This design comes from an exercise in tuning for small area and a short achievable clock period on the open sky130 flow, not from production work. In this exercise RTL edits were held to simulation tests only and were not proved equivalent to the original. Some runs may be left out. An edit can pass the tests and still lose a function that they never use.

==> run_1/layer_met3.png <==
Scale bar: 100 um.
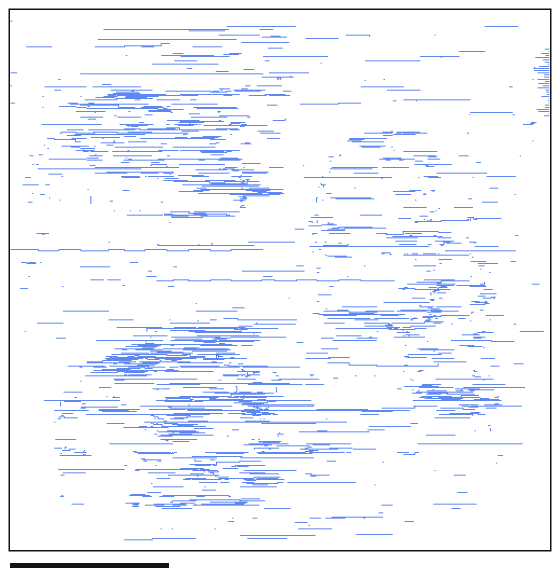
==> run_1/metal_density.png <==
34 x 34 tiles, from dark blue (low) to red (high), scaled to the fullest tile. Values are wire area over tile area, all layers added.
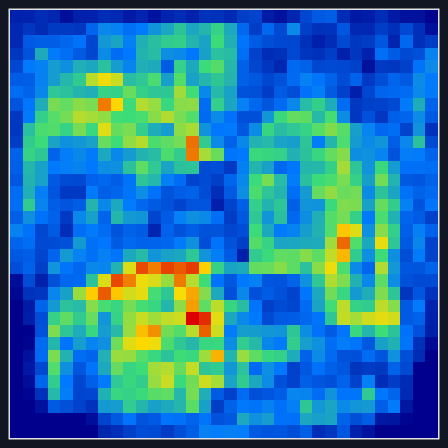
==> run_1/detail.png <==
Scale bar: 10 um. Region (158, 90) to (183, 115) um. Cells in gray, sequential cells in the stronger gray; small squares are vias.
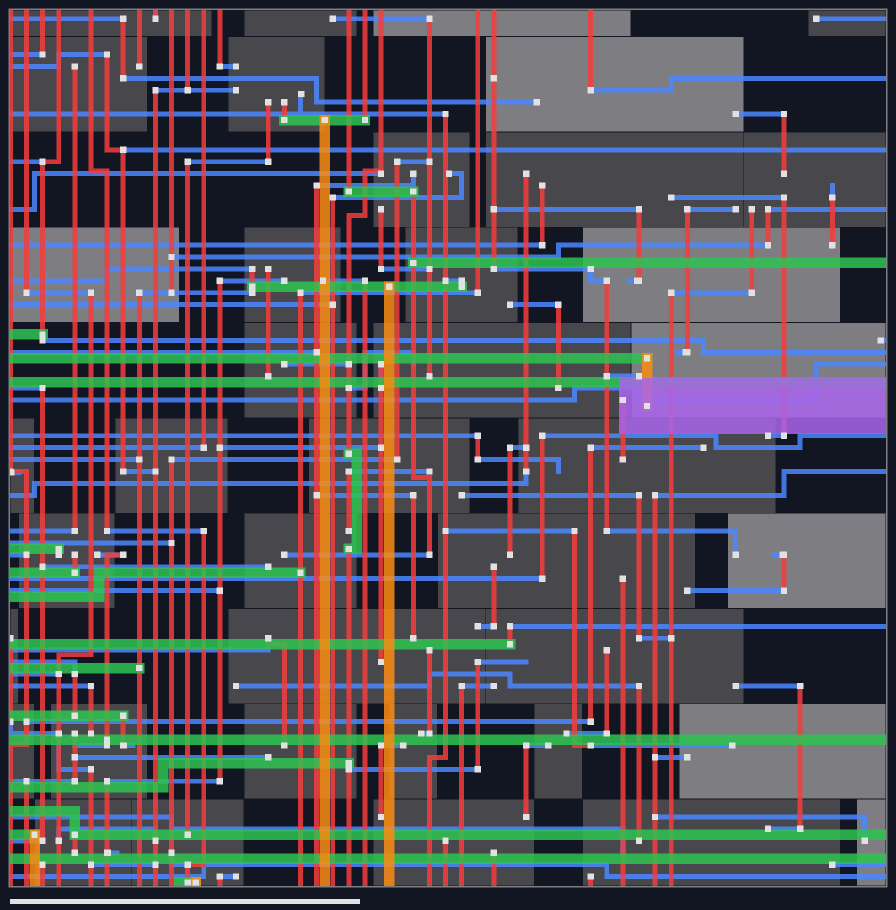
==> flow/design.v, too long to show whole: its modules and the start of the top module <==
// module InvertSQRoot: 9144 lines
// module FA: 4 lines
module InvertSQRoot(
    input wire clk,
    input wire rst,
    input wire ce,
    input wire [31:0] DataIn,
    output reg [31:0] DataOut,
    output reg DataValid
    );
  // ...
==> flow/run.sh <==
#!/bin/bash
# synth_recipe.tcl (not shown) runs the flow's synth.tcl, then flattens the netlist and writes it again
# the make line also repeats each setting of config.mk as NAME=value (left out here)
make -C /OpenROAD-flow-scripts/flow DESIGN_CONFIG=/design/flow/config.mk WORK_HOME=/design/flow/orfs CLKGATE_MAP_FILE= SYNTH_SCRIPT=/design/flow/synth_recipe.tcl finish
==> flow/config.mk <==
export PLATFORM = sky130hd
export DESIGN_NAME = InvertSQRoot
export DESIGN_NICKNAME = InvertSQRoot
export VERILOG_FILES = /design/flow/design.v
export SDC_FILE = /design/flow/constraint.sdc
export NUM_CORES = 4
export LEC_CHECK = 0
export ABC_CLOCK_PERIOD_IN_PS = 3000
export CAP_MARGIN = 20
export CORE_MARGIN = 2
export CORE_UTILIZATION = 55
export SETUP_SLACK_MARGIN = 5.0
export SLEW_MARGIN = 20
export SYNTH_HIERARCHICAL = 1
==> flow/constraint.sdc <==
create_clock -name core_clock -period 8.0 [get_ports {clk}]
set_input_delay 1.6000 -clock core_clock [delete_from_list [all_inputs] [get_ports {clk}]]
set_output_delay 1.6000 -clock core_clock [all_outputs]
set_load 0.01 [all_outputs]
==> results.txt, run 1 <==
status timing/DRC/antenna clean; Rows 123; fin crit share 36.61%; Worst Path Required 6.40 ns; core area 112300 um^2; clk latency of the worst-skew pair 0.73 ns; Post-Synth Simple-Gate Area 3.070%; die area 116000 um^2; Mapped Cells 5259; clk buf depth 3; initial drt markers 3990; GRT Resource Usage Total 30.43%; post-synthesis mux area share 0.4701%; Synth cell types 83; Slew Viols, Final 0; CP arrival 1.33 ns; compound-gate portion of the synthesized area 13.73%; # clock sinks 1107; Routed WL per cell 25.81 um; Die Width 340.5 um; Fillers 9148; CP top delay family flip-flops; Total Nets Final 6277; Cell Area, Placed 64470 um^2; CTS tree done; EDFF count, synth 0; share of cells above drive strength 1 9.012%; Most used DFF post-synth dfxtp_1; Final min period 2.928 ns; min-delay worst type flip-flop to flip-flop; crit start category flip-flop; Area growth, synth to finish 10.62%; CTS clk-pin slew, worst paths 0.07 ns; drt pass-1 iters 7; Reg2Reg Setup Slack 5.07 ns; hold violation count in the final report 0; slowest cell delay on critical path 0.34 ns; Hold Path Depth 0; first-pass GRT wire length 268200 um; H-tree level count 3; CTS Buf Count 117; number of global-route vias before repair 43660; Mapped Avg Cell Area 11.84 um^2; Final Skew 0.03833 ns; final hold slack 0.3143 ns; crit-path cells dlygate4sd2_1; Die Y 340.5 um; XOR/XNOR Fraction of Synth Area 12.96%; max reg flops 31
Back to the opening pictures, layer_met3.png:
wire length on this layer = 15100 um
main direction = horizontal
share of all routed wire = 8.6%
nets with wire on the layer = 363
longest straight run = 140 um
DR vias: 40740
drt total wl: 175000 um
met3 usage: 5.849%

Back to the opening pictures, metal_density.png:
fullest tile = 0.81
mean over tiles = 0.25
nearly empty tiles = 3.9%
tiles over half the peak = 17%

Back to the opening pictures, detail.png:
orange -> metal 4
green -> metal 3
red -> metal 2
blue -> metal 1
purple -> metal 5
most frequent = fa_1 (9)
cells with their middle in the window = 31
sequential cells in the window = 6

run 1: metrics by stage:
step | setup slack (ns) | util, % | std cells
floorplan | 5.016 | - | 5259
global placement | 4.820 | 57.38 | 6558
detailed placement | 4.771 | 57.38 | 6558
CTS | 4.984 | 61.22 | 6781
global route | 4.969 | 61.33 | 6782
finish | 5.072 | 61.33 | 6782
run 1: layout by cell type, fill, tap and decap left out, drive strengths merged, types with 19 or more instances in the layout:
cell type      synthesis  final
nor3                  19     19
clkinv                 0     36
nand3                 19     19
ha                   294    294
nand2                134    134
a22oi                792    792
dlygate4sd2            0     31
xor2                  54     54
buf                   70    169
o21ai                 71     71
xnor2                866    866
fa                   768    768
dfxtp               1107   1107
a21o                  84     84
a21oi                 91     91
clkbuf               363    145
clkdlybuf4s50          0     34
and2                  32     32
inv                  150    156
bufinv                 0     23
nor2b                 47     47
nor2                  89     89
run 1: timing repair:
item,4_1_cts,5_1_grt
setup buffers,2,1
endpoints found under the setup margin,116,73
gates resized for setup,49,29
hold buffers,0,0
pin swaps,1,4
run 1: worst reg2reg max path, stage by stage, from the launching register on:
cell and delay, ns:
dfxtp_1 0.30, ha_1 0.39, a21o_1 0.22, a21o_1 0.19
a221oi_2 0.21, o21ai_2 0.16, and2_1 0.28, nor2_1 0.20
mux2i_1 0.10, a211oi_1 0.56, a22o_1 0.25
run 1: layer usage:
metal  part of all wire (%)  vias to the layer above  track usage [%]
met5                  0.085                        -           0.8170
li1                       -                    17710                -
met1                     39                    20370            39.15
met4                    4.6                        4            13.59
met2                     47                     2109            49.98
met3                    8.7                      551            5.849
run 1: logic make-up (layout without fill, tap and decap cells):
logic type               Yosys count  in the layout
adder cells (fa/ha/maj)         1062           1062
multiplexers                      26             26
flip-flops                      1107           1107
XOR/XNOR                         920            920
AND/OR/NAND/NOR                  395            395
AO/OA/AOI/OAI                   1165           1165
other                              1              1
buffers and inverters            583            606
run 1: area by class of cell:
class / count / area [um^2] / area share, %
multi-input combinational: 3569 / 38060 / 55.23
sequential: 1107 / 22190 / 32.20
clock buffer: 145 / 3173 / 4.605
timing repair buffer: 235 / 1906 / 2.766
tap: 1500 / 1877 / 2.724
clock inverter: 76 / 1139 / 1.652
inverter: 150 / 563.0 / 0.8172
==> inputs of run 2 (changes only) <==
--- a/flow/config.mk
+++ b/flow/config.mk
@@ -10,3 +10,5 @@
 export CORE_MARGIN = 2
-export CORE_UTILIZATION = 55
+export CORE_UTILIZATION = 65
+export CTS_CLUSTER_DIAMETER = 100
+export CTS_CLUSTER_SIZE = 30
 export SETUP_SLACK_MARGIN = 5.0
==> run_2/layer_met3.png <==
Scale bar: 100 um.
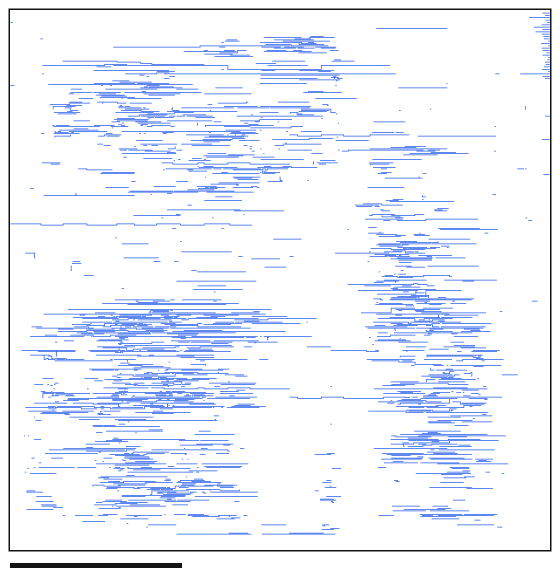
share of all routed wire = 11%
nets with wire on the layer = 413
main direction = horizontal
wire length on this layer = 17700 um
drt total wl: 163300 um
met3 usage: 7.494%
DR vias: 40880

==> run_2/metal_density.png <==
31 x 31 tiles, from dark blue (low) to red (high), scaled to the fullest tile. Values are wire area over tile area, all layers added.
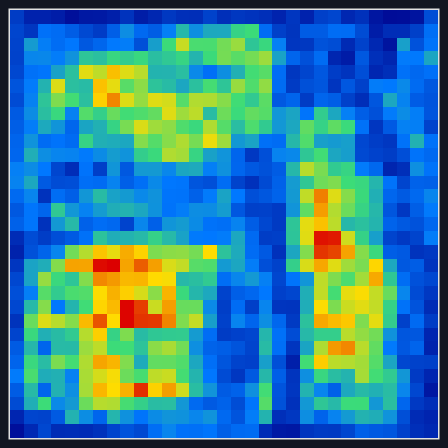
GRT Resource Usage Total: 33.43%
Routed WL per cell: 25.57 um

==> run 2 against run 1 <==
Compared with the run above:
- clock skew is 0.0086 ns higher
- core utilization grew 8.0 points
- cell area fell by 4.4%
- critical endpoint is now n4101_r1
- final cell count fell by 5.8%
==> results.txt, run 2 <==
Synth cell types 83 (unchanged); fin crit share 37.05% (+0.44 points); post-synthesis mux area share 0.4701% (unchanged); number of global-route vias before repair 42970 (-1.6%); # clock sinks 1107 (unchanged); Die Y 313.6 um (-7.9%); max reg flops 31 (unchanged); EDFF count, synth 0 (unchanged); Rows 113 (-8.1%); die area 98310 um^2 (-15%); core area 95010 um^2 (-15%); Area growth, synth to finish 5.719%; most frequent cells in the layout dfxtp_1, xnor2_1, a22oi_1; Mapped Cells 5259 (unchanged); initial drt markers 4145 (+3.9%); status timing/DRC/antenna clean; Final min period 2.964 ns (+0.03542 ns); share of cells above drive strength 1 6.581% (-2.4 points); hold buffers post-CTS 0 (unchanged); crit start category flip-flop; Total Nets Final 6201 (-1.2%); drt pass-1 iters 9 (+2); Worst Reg-to-Reg Cells 5; compound-gate portion of the synthesized area 13.73% (unchanged); Worst Path Required 8.57 ns (+2.17 ns); hold violation count in the final report 0 (unchanged); CTS tree done; Slew Viols, Final 0 (unchanged); Mapped Avg Cell Area 11.84 um^2 (unchanged); clk latency of the worst-skew pair 0.68 ns (-0.05 ns); first-pass GRT wire length 251900 um (-6.1%); Post-Synth Simple-Gate Area 3.070% (unchanged); clk buf depth 3 (unchanged); Die Width 313.6 um (-7.9%); Final Skew 0.04694 ns (+0.008609 ns); CTS clk-pin slew, worst paths 0.11 ns (+0.04 ns); fin worst setup slack 5.036 ns (-0.03542 ns); Hold Path Depth 0 (unchanged); XOR/XNOR Fraction of Synth Area 12.96% (unchanged); Reg2Reg Setup Slack 5.04 ns (-0.04 ns); setup slack at placement 4.497 ns (-0.2734 ns); commonest non-fill, non-tap cell in the layout dfxtp_1; ANT nets after route 0; CP arrival 3.54 ns (+2.21 ns); H-tree level count 2 (-1); CTS Buf Count 47 (-60%); Most used DFF post-synth dfxtp_1
-- run 2: cell counts after synthesis --
Identical to the previous run, type by type.
-- run 2: repair_timing --
item                       CTS  global route
setup endpoints to repair  222           115
gates cloned                 2             1
pin swaps                    3             6
gates resized for setup     60            28
buffers inserted             5             5
-- run 2: logic make-up (layout without fill, tap and decap cells) --
| group | after synthesis | after routing |
|---|---|---|
| AOI/OAI and AO/OA | 1165 | 1165 |
| xor gates and xnor gates | 920 | 923 |
| adders and majority gates | 1062 | 1062 |
| buffers and inverters | 583 | 442 |
| DFF | 1107 | 1107 |
| muxes | 26 | 26 |
| other | 1 | 1 |
| and+or+nand+nor | 395 | 395 |
-- run 2: metrics by stage --
stage / hold WS [ns] / utilization, % / cell area, um^2 / std cells
after floorplan: 0.3096 / - / 62280 / 5259
final: 0.3258 / 69.30 / 65850 / 6386
after CTS: 0.3300 / 69.10 / 65650 / 6380
after global placement: 0.3097 / 67.42 / 64050 / 6307
after detailed placement: 0.3121 / 67.42 / 64050 / 6307
after global routing: 0.3336 / 69.30 / 65850 / 6386
-- run 2: layout make-up --
class / instances / area (um^2)
clock inverter: 16 / 269.0
multi-input combinational: 3572 / 38140
inverter: 150 / 563.0
tap: 1265 / 1583
timing repair buffer: 226 / 1874
clock buffer: 50 / 1207
sequential: 1107 / 22210
fill: 7168 / 29170
-- run 2: worst max-delay path: stages, from the launching register on --
cell,delay (ns)
dfxtp_2,0.89
a22oi_1,0.22
xnor2_1,0.20
fa_1,0.53
fa_1,0.56
fa_1,0.42
-- run 2: per-layer routing --
metal / share of wire (%) / global-route usage [%]
met1: 38 / 43.98
met2: 46 / 53.96
met3: 11 / 7.494
met4: 4.3 / 13.57
met5: 0 / 0
==> inputs of run 3 (changes only) <==
--- a/flow/config.mk
+++ b/flow/config.mk
@@ -8,3 +8,3 @@
 export ABC_CLOCK_PERIOD_IN_PS = 3000
-export CAP_MARGIN = 20
+export CAP_MARGIN = 10
 export CORE_MARGIN = 2
@@ -14,3 +14,3 @@
 export SETUP_SLACK_MARGIN = 5.0
-export SLEW_MARGIN = 20
+export SLEW_MARGIN = 10
 export SYNTH_HIERARCHICAL = 1
==> run_3/cell_density.png <==
Scale bar: 100 um. 31 x 31 tiles, from dark blue (low) to red (high), 0 to 100% covered.
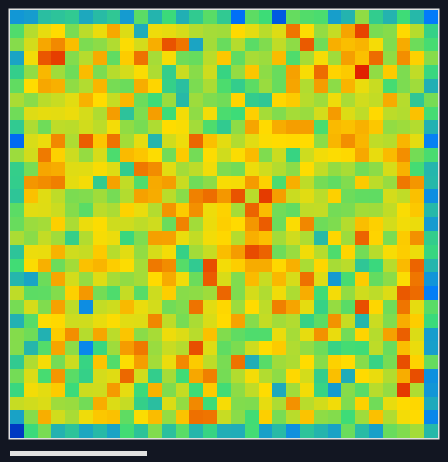
densest ninth of the die = center
tiles over 75% full = 27%
fullest tile = 96%

==> run_3/detail.png <==
Scale bar: 10 um. Region (144, 82) to (169, 107) um. Cells in gray, sequential cells in the stronger gray; small squares are vias.
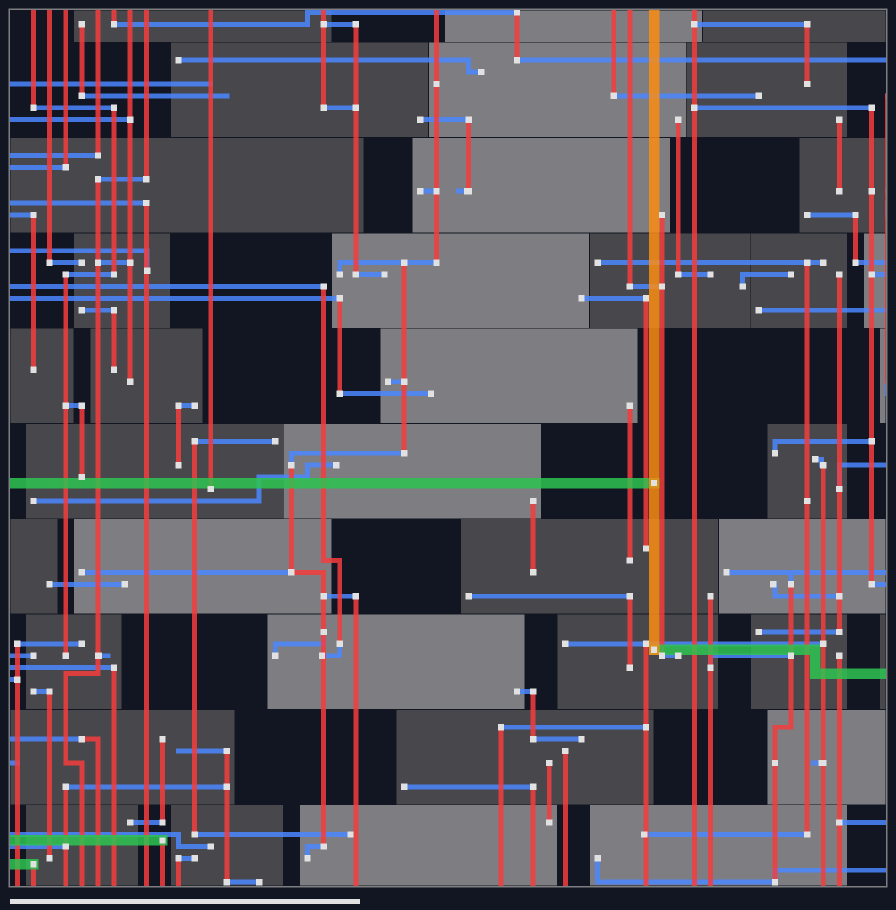

==> run 3 against run 2 <==
Compared with the run above:
- worst hold slack unchanged
- non-clock buffer count unchanged
- still clean on timing, DRC and antenna
- sequential share of layout area unchanged
- critical endpoint unchanged
- via count unchanged
- highest routed layer unchanged
- synthesized area unchanged
==> results.txt, run 3 <==
status timing/DRC/antenna clean; CTS clk-pin slew, worst paths 0.11 ns (about the same); Slew Viols, Final 0 (unchanged); GRT Resource Usage Total 33.43% (unchanged); EDFF count, synth 0 (unchanged); DR vias 40880 (unchanged); core area 95010 um^2 (unchanged); crit start category flip-flop; most frequent cells in the layout dfxtp_1, xnor2_1, a22oi_1; compound-gate portion of the synthesized area 13.73% (unchanged); Hold Path Depth 0 (unchanged); die area 98310 um^2 (unchanged); Worst Reg-to-Reg Cells 5 (unchanged); CTS tree done; XOR/XNOR Fraction of Synth Area 12.96% (unchanged); # clock sinks 1107 (unchanged); CTS Buf Count 47 (unchanged); Total Nets Final 6201 (unchanged); Fillers 7168 (unchanged); Synth cell types 83 (unchanged); ANT nets after route 0 (unchanged); Post-Synth Simple-Gate Area 3.070% (unchanged); Reg2Reg Setup Slack 5.04 ns (about the same); Register Area 22210 um^2 (unchanged); Most used DFF post-synth dfxtp_1; fin crit share 37.05% (unchanged); area of the multi-input gates 38140 um^2 (unchanged); max reg flops 31 (unchanged); Rows 113 (unchanged); Die Width 313.6 um (unchanged); hold violation count in the final report 0 (unchanged); Final min period 2.964 ns (unchanged); first-pass GRT wire length 251900 um (unchanged); commonest non-fill, non-tap cell in the layout dfxtp_1; Area growth, synth to finish 5.719% (unchanged); final hold slack 0.3258 ns (unchanged); CP arrival 3.54 ns (about the same)
==> run 3: cell counts in the layout (fill, tap and decap cells not counted) <==
No cell type changed its count.
==> run 3: timing repair <==
item	4_1_cts	5_1_grt
hold buffers	0	0
cloned	2	1
endpoints found under the setup margin	222	115
gates resized for setup	60	28
buffers inserted	5	5
pin swaps	3	6
==> run 3: area by class of cell <==
type | instances | share of cell area (%)
sequential | 1107 | 33.74
inverter | 150 | 0.8551
clock inverter | 16 | 0.4085
multi-input combinational | 3572 | 57.92
tap | 1265 | 2.404
clock buffer | 50 | 1.834
timing repair buffer | 226 | 2.847
==> run 3: cells by family (layout without fill, tap and decap cells) <==
logic type | after synthesis | after routing
simple gates | 395 | 395
buf+inv | 583 | 442
mux | 26 | 26
other cells | 1 | 1
xor+xnor | 920 | 923
compound gates | 1165 | 1165
fa+ha+maj | 1062 | 1062
flops | 1107 | 1107
==> run 3: through the flow <==
step	util (%)	std cells	instance area [um^2]	setup WS, ns
after floorplan	-	5259	62280	5.016
after global placement	67.42	6307	64050	4.599
after detailed placement	67.42	6307	64050	4.497
after CTS	69.10	6380	65650	4.866
after global routing	69.30	6386	65850	4.985
final	69.30	6386	65850	5.036
==> run 3: metal layers <==
metal  vias to the layer above  part of all wire (%)  GRT usage, %
li1                      17460                     -             -
met1                     20470                    38         43.98
met2                      2396                    46         53.96
met3                       549                    11         7.494
met4                         0                   4.3         13.57
met5                         -                     0             0
==> run 3: critical path, stage by stage (launching register included) <==
cell	delay, ns
dfxtp_2	0.89
a22oi_1	0.22
xnor2_1	0.20
fa_1	0.53
fa_1	0.56
fa_1	0.42
==> run 4: too many edits to list; what changed since run 3 <==
flow/design.v: 9148 -> 9124 lines; modules unchanged: 1
  InvertSQRoot: edited, 9144 -> 9120 lines
--- a/flow/config.mk
+++ b/flow/config.mk
@@ -7,5 +7,5 @@
 export LEC_CHECK = 0
 export ABC_CLOCK_PERIOD_IN_PS = 3000
-export CAP_MARGIN = 10
+export CAP_MARGIN = 20
 export CORE_MARGIN = 2
 export CORE_UTILIZATION = 65
@@ -13,4 +13,4 @@
 export CTS_CLUSTER_SIZE = 30
 export SETUP_SLACK_MARGIN = 5.0
-export SLEW_MARGIN = 10
+export SLEW_MARGIN = 20
 export SYNTH_HIERARCHICAL = 1
==> run_4/metal_density.png <==
31 x 31 tiles, from dark blue (low) to red (high), scaled to the fullest tile. Values are wire area over tile area, all layers added.
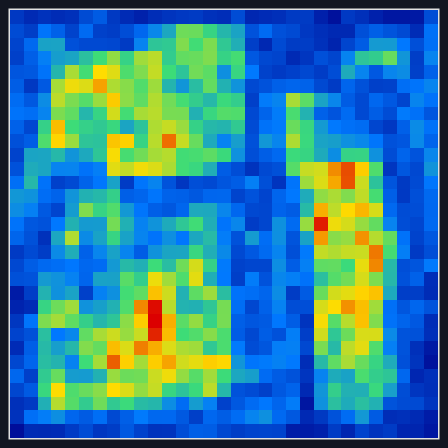
fullest tile = 0.80
mean over tiles = 0.28
densest ninth of the die = east
drt total wl: 160400 um
DR vias: 40580
GRT Resource Usage Total: 32.92%
Routed WL per cell: 24.97 um

==> run_4/layer_met3.png <==
Scale bar: 100 um.
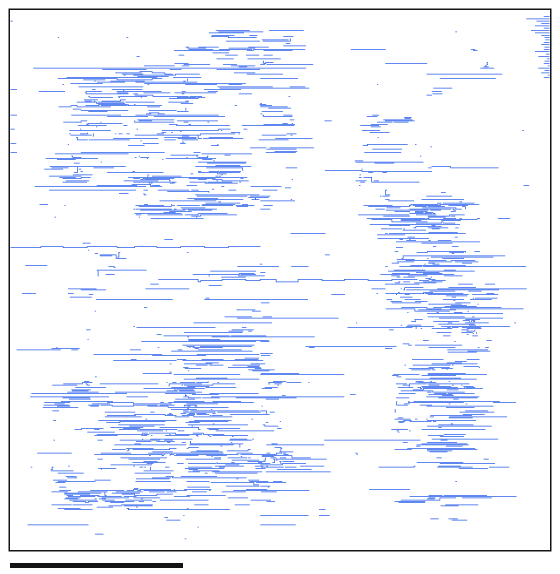
main direction = horizontal
share of all routed wire = 10%
wire length on this layer = 16200 um
nets with wire on the layer = 403
longest straight run = 158 um
met3 usage: 6.954%

==> run 4 against run 3 <==
Compared with the run above:
- largest cell class unchanged
- global-route usage is 0.51 points lower
- still clean on timing, DRC and antenna
- synthesized cell count hardly changed
- via count is 0.72% lower
- sequential cell count is 13 lower
- synthesized area is 0.47% lower
- critical path depth stayed put
- die area is 0.46% lower
- sequential share of layout area is 0.74 points lower
- final cell count is 0.60% higher
- core utilization is 0.92 points higher
==> results.txt, run 4 <==
status timing/DRC/antenna clean; ANT nets after route 0 (unchanged); I/O pins 68; most frequent cells in the layout dfxtp_1, xnor2_1, a22oi_1; Synth cell types 72 (-13%); max reg flops 31 (unchanged); fin worst setup slack 5.039 ns (+0.002720 ns); fin cells 6424 (+0.60%); Worst Reg-to-Reg Cells 5 (unchanged); CTS clk-pin slew, worst paths 0.10 ns (about the same); setup slack at placement 4.232 ns (-0.2657 ns); CTS Buf Count 46 (-2.1%); EDFF count, synth 0 (unchanged); pin count of the biggest net entering global routing 38; Setup-failing EPs final 0; hold violation count in the final report 0 (unchanged); Root Driver clkbuf_16; Total Nets Final 6233 (+0.52%); fin crit share 37.01% (about the same); post-synth top area cell dfxtp_1; Rows 113 (unchanged); Area growth, synth to finish 7.310%; final hold slack 0.3263 ns (+0.0004070 ns); placed insts 6313 (+0.095%); Final Cell Area 66520 um^2 (+1.0%); crit start category flip-flop; first-pass GRT wire length 248600 um (-1.3%); GR Overflow Total 0; Util after Layout 70.23% (+0.92 points); min-delay worst type flip-flop to flip-flop; hold buffers post-CTS 0 (unchanged); # clock sinks 1094 (-1.2%); Final min period 2.961 ns (-0.002720 ns); Slew Viols, Final 0 (unchanged); Cell Area, Placed 64040 um^2 (about the same); commonest non-fill, non-tap cell in the layout dfxtp_1; Most used DFF post-synth dfxtp_1; Commonest cells post-synth dfxtp_1, xnor2_1, a22oi_1, fa_1, clkbuf_1; Worst slew margin 23.90%; Reg2Reg Setup Slack 5.04 ns (about the same); H-tree level count 2; CP arrival 3.52 ns (-0.02 ns); Hold Path Depth 0 (unchanged); core area 94730 um^2 (-0.30%); Die Width 312.8 um (-0.23%); Fillers 6961 (-2.9%); die area 97860 um^2 (-0.46%); initial core utilization 65.44%; CTS tree done
-- run 4: cell count changes in the layout (fill, tap and decap cells not counted), moves of 8 or more --
cell / delta
xnor2_1: -20
nor2_1: +12
buf_6: +19
xnor2_4: +8
dfxtp_1: -10
nand3_1: -10
o21ai_0: -22
o21ai_1: +11
o21a_1: -8
mux2i_1: +24
a21oi_1: +23
ha_1: -13
buf_12: +10
-- run 4: cells by family (layout without fill, tap and decap cells) --
family	after synthesis	in the layout	synth area share [%]
other	1	3	0.006049
AO/OA/AOI/OAI	1156	1156	13.55
AND/OR/NAND/NOR	403	403	3.118
buffers and inverters	579	472	3.570
XOR/XNOR	915	922	12.93
flip-flops	1094	1094	35.33
multiplexers	56	56	0.9506
adder cells (fa/ha/maj)	1053	1053	30.55
-- run 4: area by class of cell --
cell class	count	area (um^2)	share of cell area, %
Inverter	149	560.5	0.8426
Antenna cell	1	2.502	0.003762
Clock buffer	48	1180	1.774
Timing Repair Buffer	262	2470	3.713
Clock inverter	13	197.7	0.2972
Tap cell	1265	1583	2.379
Sequential cell	1094	21950	32.99
Multi-Input combinational cell	3592	38580	58.00
-- run 4: repair_timing --
action,CTS,global route
setup buffers,18,20
resized for setup,85,54
endpoints found under the setup margin,235,115
pin swaps,10,19
cloned,9,2
-- run 4: worst max-delay path: stages, from the launching register on --
cell and delay [ns]:
dfxtp_1 0.56, xor2_2 0.81, a22oi_1 0.19, xnor2_1 0.27, fa_1 0.48, fa_1 0.52
-- run 4: metal layers --
layer | wire [um] | up-vias | GRT usage (%)
met1 | 62760 | 20190 | 43.64
met5 | 13 | - | 0
met2 | 74270 | 2333 | 53.17
li1 | - | 17520 | -
met4 | 7115 | 2 | 13.16
met3 | 16220 | 537 | 6.954
==> inputs of run 5 (changes only) <==
--- a/flow/config.mk
+++ b/flow/config.mk
@@ -8,3 +8,3 @@
 export ABC_CLOCK_PERIOD_IN_PS = 3000
-export CAP_MARGIN = 20
+export CAP_MARGIN = 10
 export CORE_MARGIN = 2
@@ -14,3 +14,3 @@
 export SETUP_SLACK_MARGIN = 5.0
-export SLEW_MARGIN = 20
+export SLEW_MARGIN = 10
 export SYNTH_HIERARCHICAL = 1
==> run_5/detail.png <==
Scale bar: 10 um. Region (144, 81) to (169, 106) um. Cells in gray, sequential cells in the stronger gray; small squares are vias.
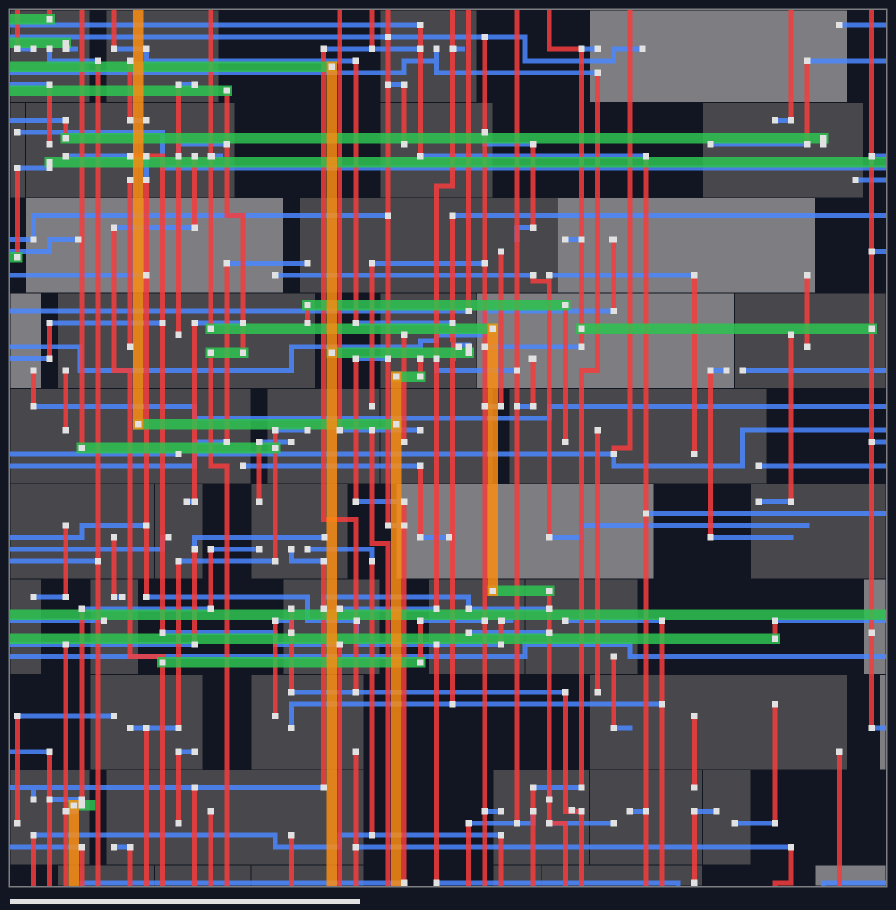
green -> metal 3
red -> metal 2
blue -> metal 1
orange -> metal 4
sequential cells in the window = 5
cells with their middle in the window = 36
most frequent = a22oi_1 (9), xnor2_1 (9), fa_1 (8)

==> run_5/cell_density.png <==
Scale bar: 100 um. 31 x 31 tiles, from dark blue (low) to red (high), 0 to 100% covered.
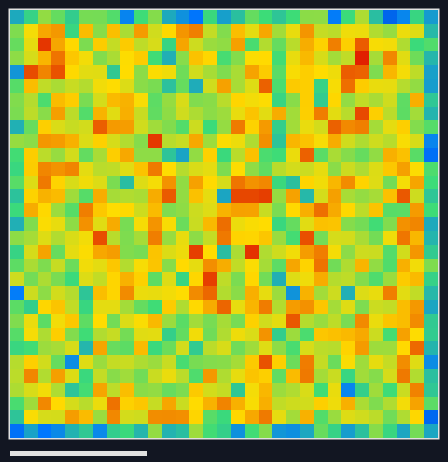
fullest tile = 96%
tiles over 75% full = 29%
mean over tiles = 66%

==> run 5 against run 4 <==
Compared with the run above:
- still clean
- register-to-register slack about the same
- first-iteration DRC count unchanged
- synthesized cell count unchanged
- sequential cell count unchanged
- core utilization unchanged
- critical path depth unchanged
==> results.txt, run 5 <==
CTS clk-pin slew, worst paths 0.10 ns (about the same); first-pass GRT wire length 248600 um (unchanged); Final Cell Area 66520 um^2 (unchanged); Setup-failing EPs final 0 (unchanged); drt total wl 160400 um (unchanged); XOR/XNOR Fraction of Synth Area 12.93% (unchanged); Rows 113 (unchanged); Routed WL per cell 24.97 um (unchanged); commonest non-fill, non-tap cell in the layout dfxtp_1; slowest cell delay on critical path 0.81 ns (about the same); core area 94730 um^2 (unchanged); area of the multi-input gates 38580 um^2 (unchanged); CP top delay family XOR/XNOR gates; initial core utilization 65.44% (unchanged); fin worst setup slack 5.039 ns (unchanged); compound-gate portion of the synthesized area 13.54% (unchanged); Slew Viols, Final 0 (unchanged); crit start category flip-flop; min-delay worst type flip-flop to flip-flop; worst path bufs/invs 0 (unchanged); Total Nets Final 6233 (unchanged); met1 usage 43.64% (unchanged); hold buffers post-CTS 0 (unchanged); EDFF count, synth 0 (unchanged); GR Overflow Total 0 (unchanged); Final min period 2.961 ns (unchanged); status timing/DRC/antenna clean; # clock sinks 1094 (unchanged); CTS Buf Count 46 (unchanged); post-synthesis mux area share 0.9506% (unchanged); fin crit share 37.01% (unchanged); Commonest cells post-synth dfxtp_1, xnor2_1, a22oi_1, fa_1, clkbuf_1; Cell Area, Placed 64040 um^2 (unchanged); max reg flops 31 (unchanged); CP most frequent cell fa_1; busiest grt layer met2; setup slack at placement 4.232 ns (unchanged); H-tree level count 2 (unchanged); hold violation count in the final report 0 (unchanged); Register Area 21950 um^2 (unchanged); die area 97860 um^2 (unchanged); slowest CP cell xor2_2; Post-Synth Simple-Gate Area 3.118% (unchanged); Area growth, synth to finish 7.310% (unchanged); GRT Resource Usage Total 32.92% (unchanged); Die Width 312.8 um (unchanged); ANT nets after route 0 (unchanged); Most used DFF post-synth dfxtp_1; post-synth top area cell dfxtp_1; I/O pins 68 (unchanged); crit-path cells xor2_2 -> a22oi_1 -> xnor2_1 -> fa_1 -> fa_1
-- run 5: cell counts after synthesis --
Identical to the previous run, type by type.
-- run 5: cell families (layout without fill, tap and decap cells) --
kind of cell               Yosys count  after routing
AOI/OAI and AO/OA                 1156           1156
DFF                               1094           1094
adders and majority gates         1053           1053
xor gates and xnor gates           915            922
buffers and inverters              579            472
and+or+nand+nor                    403            403
muxes                               56             56
other                                1              3
-- run 5: timing repair --
item                                    4_1_cts  5_1_grt
endpoints found under the setup margin      235      115
pin swaps                                    10       19
setup buffers                                18       20
resized for setup                            85       54
gates cloned                                  9        2
-- run 5: layout make-up --
type	instances	share of cell area [%]
multi-input cells	3592	58.00
flip-flops and latches	1094	32.99
repair buffers	262	3.713
well taps	1265	2.379
clock buffers	48	1.774
inverters	149	0.8426
clock inverters	13	0.2972
diodes	1	0.003762
-- run 5: stage by stage --
stage | utilization, %
after floorplan | -
after global placement | 67.60
after detailed placement | 67.60
after CTS | 69.75
after global routing | 70.22
final | 70.23
-- run 5: worst register-to-register path, delay by kind of cell (launching register included) --
family	cells	cell delay, ns
AOI/OAI and AO/OA	1	0.19
adders and majority gates	2	1.00
DFF	1	0.56
xor gates and xnor gates	2	1.08
-- run 5: layer usage --
layer / share of wire [%] / vias to the layer above / wire length (um)
li1: - / 17520 / -
met1: 39 / 20190 / 62760
met2: 46 / 2333 / 74270
met3: 10 / 537 / 16220
met4: 4.4 / 2 / 7115
met5: 0.0081 / - / 13

==> re-timing with driven ports <==
The results above use ideal ports. As a check the final layouts listed here were re-extracted and re-timed, cells and wires unchanged.
Step 1 (the two cells are an assumption about what drives the block):
set clk [get_ports {clk}]
set_driving_cell -lib_cell sky130_fd_sc_hd__clkbuf_16 $clk
set_driving_cell -lib_cell sky130_fd_sc_hd__buf_2 [delete_from_list [all_inputs] $clk]
Step 2 adds t to the input delays and takes it off the output delays; t is the mean of the earliest and latest rising clock arrival at the registers after step 1. Input paths then give back, and output paths get back, about the clock's delay inside the block.
Slacks: ideal / step 1 / step 2; pairs: ideal / step 1.
run | t (ns) | slack for setup (ns) | worst data-port slew with drivers (ns)
run 1 | 0.776 | 5.072 / 5.006 / 5.072 | 0.07
run 2 | 0.723 | 5.036 / 5.019 / 5.036 | 0.04
run 3 | 0.723 | 5.036 / 5.019 / 5.036 | 0.04
run 4 | 0.746 | 5.039 / 4.996 / 4.434 | 0.04
run 5 | 0.746 | 5.039 / 4.996 / 4.434 | 0.04
After both steps setup and hold are still met in every run listed.
